Source: an optimization exercise on an open RTL-to-GDS flow (aim: small area, a short achievable clock period and few clock cycles). Production flows keep margins and buffers that such runs may drop.
In this exercise RTL edits were held to simulation tests only and were not proved equivalent to the original.
Power is estimated from default activity; no workload was simulated.

Routing congestion map:
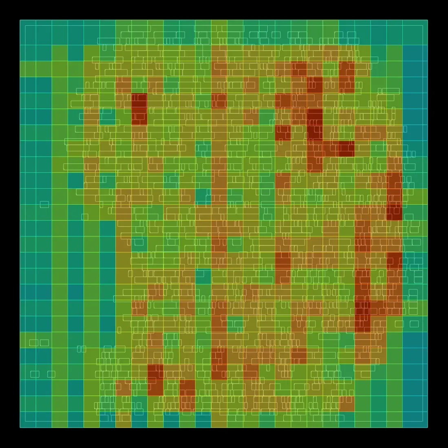
Metal 2:
Drawn at 2 px/micron. Cells faint in the background.
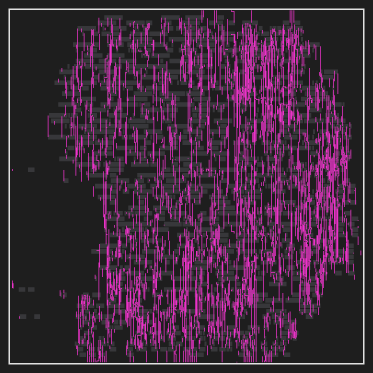
Power grid:
Drawn at 3 px/micron. Pins as bars on the die edge. Tap cells in grey.
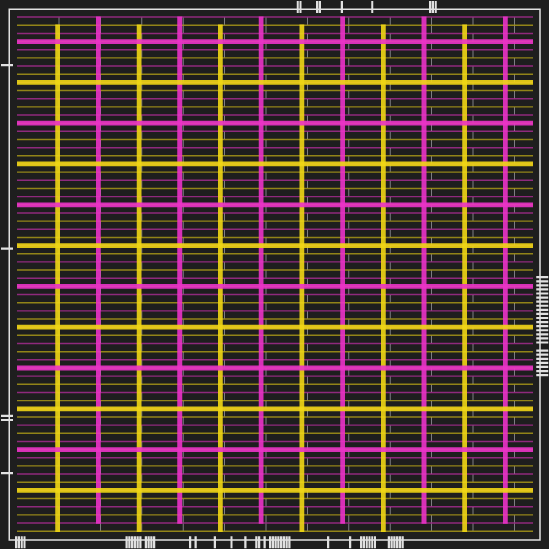
Where the registers sit:
Drawn at 4 px/micron. Other sequential cells in the stronger grey, the rest of the logic in the fainter grey.
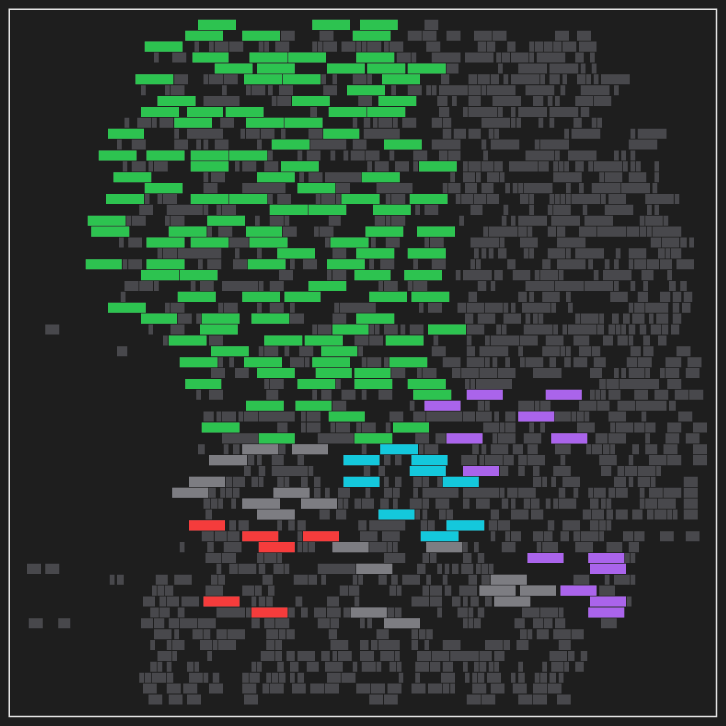
<file path="flow/config.mk">
export PLATFORM = sky130hd
export DESIGN_NAME = ATCONV
export DESIGN_NICKNAME = ATCONV
export VERILOG_FILES = /design/flow/design.v
export SDC_FILE = /design/flow/constraint.sdc
export NUM_CORES = 4
export LEC_CHECK = 0
export CAP_MARGIN = 20
export CORE_MARGIN = 2
export CORE_UTILIZATION = 40
export SLEW_MARGIN = 20
</file>
<file path="flow/constraint.sdc">
create_clock -name core_clock -period 11.0 [get_ports {clk}]
set_input_delay 2.2000 -clock core_clock [delete_from_list [all_inputs] [get_ports {clk}]]
set_output_delay 2.2000 -clock core_clock [all_outputs]
set_load 0.01 [all_outputs]
</file>
<file path="flow/design.v">
module  ATCONV(
	input					clk,
	input					reset,
	output	logic			busy,	
	input					ready,	
	output 	logic	[11:0]	iaddr,
	input 	signed 	[12:0]	idata,
	output	logic 			cwr,
	output  logic	[11:0]	caddr_wr,
	output 	logic	[12:0] 	cdata_wr,
	output	logic 			crd,
	output 	logic	[11:0] 	caddr_rd,
	input 			[12:0] 	cdata_rd,
	output 	logic 			csel
);
	parameter IDLE 			= 2'd0;
	parameter CONVOLUTION 	= 2'd1;
	parameter POOLING       = 2'd2;
	parameter STRIDE2       = 2'd3;
	logic [12:0] answer;
	logic [1:0] state, next_state;
	logic [5:0] image_X, image_Y;
	logic [8:0] filter_X, filter_Y;
	logic [12:0] acc;
	logic [5:0] addr_X, addr_Y;
	logic [143:0] filter;
	always_ff @(posedge clk, posedge reset) begin
		if (reset) begin
			filter <= 144'h1FFF_1FFE_1FFF_1FFC_0010_1FFC_1FFF_1FFE_1FFF;
		end else if (state == IDLE) begin
			filter <= 144'h1FFF_1FFE_1FFF_1FFC_0010_1FFC_1FFF_1FFE_1FFF;
		end else if (state == CONVOLUTION) begin
			filter <= {filter[15:0], filter[143:16]};
		end else begin
			filter <= filter;
		end
	end
	always_ff @(posedge clk, posedge reset) begin
		if (reset) begin
			filter_X <= 9'b010_000_110;
		end else if (state == IDLE) begin
			filter_X <= 9'b010_000_110;
		end else if (state == CONVOLUTION) begin
			if (next_state == POOLING) begin
				filter_X <= 9'b0;
			end else begin
				filter_X <= {filter_X[2:0], filter_X[8:3]};
			end
		end else if (state == POOLING) begin
			filter_X <= filter_X ^ 9'b1;
		end else begin
			filter_X <= filter_X;
		end
	end
	always_ff @(posedge clk, posedge reset) begin
		if (reset) begin
			filter_Y <= 9'b010_000_110;
		end else if (state == IDLE) begin
			filter_Y <= 9'b010_000_110;
		end else if (filter_X[2:0] == 3'b010) begin
			if (next_state == POOLING) begin
				filter_Y <= 9'b0;
			end else begin
				filter_Y <= {filter_Y[2:0], filter_Y[8:3]};
			end
		end else if (state == POOLING && filter_X == 9'b1) begin
			filter_Y <= filter_Y ^ 9'b1;
		end else begin
			filter_Y <= filter_Y;
		end
	end
	always_ff @(posedge clk, posedge reset) begin
		if (reset) begin
			image_X <= 6'b0;
		end else if (state == IDLE) begin
			image_X <= 6'b0;
		end else if (filter_X[2:0] == 3'b010 && filter_Y[2:0] == 3'b010) begin
			if (next_state == POOLING) begin
				image_X <= 6'b0;
			end else begin
				image_X <= image_X + 6'b1;
			end
		end else if (state == STRIDE2) begin
			image_X <= image_X + 6'd2;
		end else begin
			image_X <= image_X;
		end
	end
	always_ff @(posedge clk, posedge reset) begin
		if (reset) begin
			image_Y <= 6'b0;
		end else if (state == IDLE) begin
			image_Y <= 6'b0;
		end else if (filter_X[2:0] == 3'b010 && filter_Y[2:0] == 3'b010 && image_X == 6'b11_1111) begin
			if (next_state == POOLING) begin
				image_Y <= 6'b0;
			end else begin
				image_Y <= image_Y + 6'b1;
			end
		end else if (state == STRIDE2 && image_X == 6'd62) begin
			image_Y <= image_Y + 6'd2;
		end else begin
			image_Y <= image_Y;
		end
	end
	always_comb begin
		if ($signed({1'b0, image_X}) + $signed(filter_X[2:0]) < 0) begin
			addr_X = 6'd0;
		end else if ($signed({1'b0, image_X}) + $signed(filter_X[2:0]) > 63) begin
			addr_X = 6'd63;
		end else begin
			addr_X = $signed({1'b0, image_X}) + $signed(filter_X[2:0]);
		end
	end
	always_comb begin
		if ($signed({1'b0, image_Y}) + $signed(filter_Y[2:0]) < 0) begin
			addr_Y = 6'd0;
		end else if ($signed({1'b0, image_Y}) + $signed(filter_Y[2:0]) > 63) begin
			addr_Y = 6'd63;
		end else begin
			addr_Y = $signed({1'b0, image_Y}) + $signed(filter_Y[2:0]);
		end
	end
	always_comb begin
		iaddr = addr_X + (addr_Y * 64);
	end
	always_ff @(posedge clk, posedge reset) begin
		if (reset) begin
			acc <= 13'b0;
		end else if (state == IDLE) begin
			acc <= 13'b0;
		end else if (filter_X[2:0] == 3'b010 && filter_Y[2:0] == 3'b010) begin
			acc <= 13'b0;
		end else if (state == CONVOLUTION) begin
			acc <= $signed(acc) + ((idata >> 4) * $signed(filter[12:0]));
		end else if (state == STRIDE2) begin
			acc <= 13'b0;
		end else if (state == POOLING && cdata_rd > acc) begin
			acc <= cdata_rd;
		end else begin
			acc <= acc;
		end
	end
	assign answer = $signed(acc) + ((idata >> 4) * $signed(filter[12:0])) + $signed(13'h1FF4);
	always_comb begin
		if ((filter_X[2:0] == 3'b010 && filter_Y[2:0] == 3'b010) || state == STRIDE2) begin
			cwr = 1'b1;
		end else begin
			cwr = 1'b0;
		end
	end
	always_comb begin
		if (state == CONVOLUTION) begin
			if (answer[12] == 1'b1) begin
				cdata_wr = 13'b0;
			end else begin
				cdata_wr = answer;
			end
		end else begin
			cdata_wr = {acc[12:4], 4'b0} + ((|acc[3:0]) << 4);
		end
	end
	always_comb begin
		if (state == IDLE) begin
			csel = 'b0;
			crd  = 'b0;
			caddr_rd = 'd0;
			caddr_wr = 'd0;
		end else if (state == CONVOLUTION || state == POOLING) begin
			csel = 1'b0;
			crd = 1'b1;
			caddr_rd = addr_X + (addr_Y * 64);
			caddr_wr = image_X + 64 * image_Y;
		end else begin
			csel = 1'b1;
			crd = 1'b1;
			caddr_rd = addr_X + (addr_Y * 64);
			caddr_wr = (image_X >> 1) + (16 * image_Y);
		end
	end
	always_ff @(posedge clk, posedge reset) begin
		if (reset) begin
			state <= IDLE;
		end else begin
			state <= next_state;
		end
	end
	always_comb begin
		case (state)
			IDLE: begin
				if (ready) begin
					next_state = CONVOLUTION;
				end else begin
					next_state = IDLE;
				end
			end
			CONVOLUTION: begin
				if (filter_X[2:0] == 3'b010 && filter_Y[2:0] == 3'b010 && caddr_wr == 12'd4095) begin
					next_state = POOLING;
				end else begin
					next_state = CONVOLUTION;
				end
			end
			POOLING: begin
				if (filter_X[0] == 1'b1 && filter_Y[0] == 1'b1) begin
					next_state = STRIDE2;
				end else begin
					next_state = POOLING;
				end
			end
			STRIDE2: begin
				if (caddr_wr == 12'd1023) begin
					next_state = IDLE;
				end else begin
					next_state = POOLING;
				end
			end
		endcase
	end
	always_ff @(posedge clk, posedge reset) begin
		if (reset) begin
			busy <= 1'b0;
		end else if (ready) begin
			busy <= 1'b1;
		end else if (next_state == IDLE) begin
			busy <= 1'b0;
		end else begin
			busy <= busy;
		end
	end
endmodule
</file>
<file path="flow/run.sh">
#!/bin/bash
# synth_recipe.tcl (not shown) runs the flow's synth.tcl, then flattens the netlist and writes it again
# the make line also repeats each setting of config.mk as NAME=value (left out here)
make -C /OpenROAD-flow-scripts/flow DESIGN_CONFIG=/design/flow/config.mk WORK_HOME=/design/flow/orfs CLKGATE_MAP_FILE= SYNTH_SCRIPT=/design/flow/synth_recipe.tcl finish
</file>
==> flow_summary.html <==
<table>
<tr><th>Metric</th><th>Value</th></tr>
<tr><th colspan="2">Timing</th></tr>
<tr><td>Setup skew after layout</td><td>0.00949 ns</td></tr>
<tr><td>Relative slew margins</td><td>31.8%</td></tr>
<tr><td>Worst Setup Slack, final</td><td>0.385 ns</td></tr>
<tr><td>Worst slack on hold paths</td><td>0.489 ns</td></tr>
<tr><th colspan="2">Place</th></tr>
<tr><td>Number of placed cells counting well taps</td><td>1669</td></tr>
<tr><td>Port buffer count</td><td>77</td></tr>
<tr><td>Placed cell area</td><td>13000 sq um</td></tr>
<tr><th colspan="2">Floorplan</th></tr>
<tr><td>DIE HEIGHT</td><td>176 microns</td></tr>
<tr><td>Number of well taps</td><td>390</td></tr>
<tr><th colspan="2">Drt</th></tr>
<tr><td>Sum of routed wire segments on met1</td><td>12.6 mm</td></tr>
<tr><td>Highest metal layer with signal wires</td><td>met4</td></tr>
<tr><td>Post-route antenna net violation count</td><td>0</td></tr>
<tr><td>Met3 routed wirelength</td><td>649 microns</td></tr>
<tr><td>Initial drt markers</td><td>643</td></tr>
<tr><th colspan="2">Cells and area</th></tr>
<tr><td>Multi-In Gates</td><td>912</td></tr>
<tr><td>Commonest non-fill, non-tap cell in the layout</td><td>nand2_1</td></tr>
<tr><td>Final antenna diode count</td><td>0</td></tr>
<tr><td>Final non-clock buffer share</td><td>6.59%</td></tr>
<tr><td>Share of layout cells above drive strength 1</td><td>13.9%</td></tr>
<tr><td>Num sequential</td><td>163</td></tr>
<tr><td>Utilization after layout</td><td>46.2%</td></tr>
<tr><td>Number of non-clock buffers in the layout</td><td>94</td></tr>
<tr><td>Finished layout cell area</td><td>13600 sq um</td></tr>
<tr><td>Fraction of area in clock buffers and inverters</td><td>4.33%</td></tr>
<tr><th colspan="2">Logic synthesis</th></tr>
<tr><td>Portion of netlist area occupied by mux cells</td><td>11.8%</td></tr>
<tr><td>Number of warnings printed during yosys synthesis</td><td>1</td></tr>
<tr><td>Per-instance average area after synthesis</td><td>9.45 sq um</td></tr>
<tr><td>Sequential fraction of the synthesis area</td><td>35.4%</td></tr>
<tr><td>Post-Synth XOR/XNOR Area</td><td>4.12%</td></tr>
<tr><td>Number of synthesized flops with an enable pin</td><td>0</td></tr>
<tr><td>Cell Area, Synth</td><td>11900 sq um</td></tr>
<tr><td>Proportion of synthesized flip-flops having asynchronous set or reset</td><td>100%</td></tr>
<tr><th colspan="2">Outcome</th></tr>
<tr><td>Status</td><td>complete, no violations</td></tr>
<tr><th colspan="2">Pwr</th></tr>
<tr><td>Power density normalized to cell area</td><td>89.8 nW/um^2</td></tr>
<tr><td>Switching portion of total power</td><td>21.8%</td></tr>
<tr><td>Clock share of power</td><td>48.1%</td></tr>
<tr><td>Share of total power in sequential cells</td><td>49.2%</td></tr>
<tr><th colspan="2">Critical path</th></tr>
<tr><td>Type of origin of the critical path</td><td>input pin</td></tr>
<tr><td>Family with the most delay on the worst path</td><td>adder cells</td></tr>
<tr><th colspan="2">Worst hold path</th></tr>
<tr><td>Class of the most critical hold timing path</td><td>flop to flop</td></tr>
<tr><th colspan="2">Job</th></tr>
<tr><td>Max-Cap Viols</td><td>0</td></tr>
<tr><th colspan="2">Clock network</th></tr>
<tr><td>Bufs on Longest Clock Path</td><td>2</td></tr>
<tr><td>Hold-fix buffer count after cts</td><td>0</td></tr>
<tr><th colspan="2">Global route</th></tr>
<tr><td>Overflow left after global routing</td><td>0</td></tr>
</table>
Testbench counts, summed over its fixed seeds: cycles 335,880.
## Picture notes: 'routing congestion map'
All-Layer GR Usage: 17.1%
global-route met3 utilization: 2.41%
met1 track demand over resource in global routing: 24.0%
most heavily used metal layer in global routing: met2
final routed wire length divided by cell count: 15.1 microns

## Picture notes: 'metal 2'
The longest straight run is 91.5 microns. 1155 nets have wire on it. The layer holds 47% of the routed length. The layer carries 12100 microns of wire.
met2 routing resource usage after global routing: 27.8%
total vias in the final route: 8666

## Picture notes: 'power grid'
Key: yellow = VSS; magenta = VDD
12 straps on met5. 12 straps on met4.

## Picture notes: 'where the registers sit'
Key: red = `image_Y` [sequential cells 6]; cyan = `filter_X` [sequential cells 9]; green = `filter` [sequential cells 117]; purple = `acc` [sequential cells 13]
Another 18 sequential cells are not coloured.

-- path summary, 6_finish.rpt --
kind	from	to	slack [ns]	depth (start not counted)
worst min-delay path	filter_Y[4]$_DFFE_PP0P_	filter_Y[1]$_DFFE_PP1P_	0.49	2
worst max register to register	filter[5]$_DFFE_PP1P_	acc[12]$_DFFE_PP0P_	5.11	21
worst max-delay path	idata[7]	cdata_wr[4]	0.38	22
max in group asynchronous	reset	filter[67]$_DFFE_PP0P_	7.31	3
worst min register to register	filter_Y[4]$_DFFE_PP0P_	filter_Y[1]$_DFFE_PP1P_	0.49	2
min in group asynchronous	reset	image_Y[5]$_DFFE_PP0P_	2.34	2
-- power groups by stage --
| stage | sequential, mW | clock (mW) | combinational, mW |
|---|---|---|---|
| global route | 0.601 | 0.630 | 0.0376 |
| finish | 0.601 | 0.589 | 0.0336 |
| CTS | 0.601 | 0.604 | 0.0347 |
| detailed placement | 0.611 | 0 | 0.0346 |
| floorplan | 0.611 | 0 | 0.0149 |
| global placement | 0.611 | 0 | 0.0346 |

## static timing again, ports no longer ideal
No port has a modelled driver above. Below, the same layout with a new extraction and two added sets of constraints. Step 1: set_driving_cell puts a clkbuf_16 on clk and a buf_2 on each other input, an assumption about the parent block. Step 2 moves the port delays by t, midway between the first and last clock arrival at a register: inputs arrive t later, outputs are due t later. That takes back most of the time a late clock gives input paths. a / b / c = no drivers / after step 1 / after step 2; a / b = the first two.
t (ns): 0.462
slack for setup (ns): 0.385 / 0.362 / 0.362
pins driven straight from the clock port: 1
After both steps setup and hold are still met in this run. The setup slack of this run moves by -0.023 ns with the drivers and by -0.023 ns with both steps.
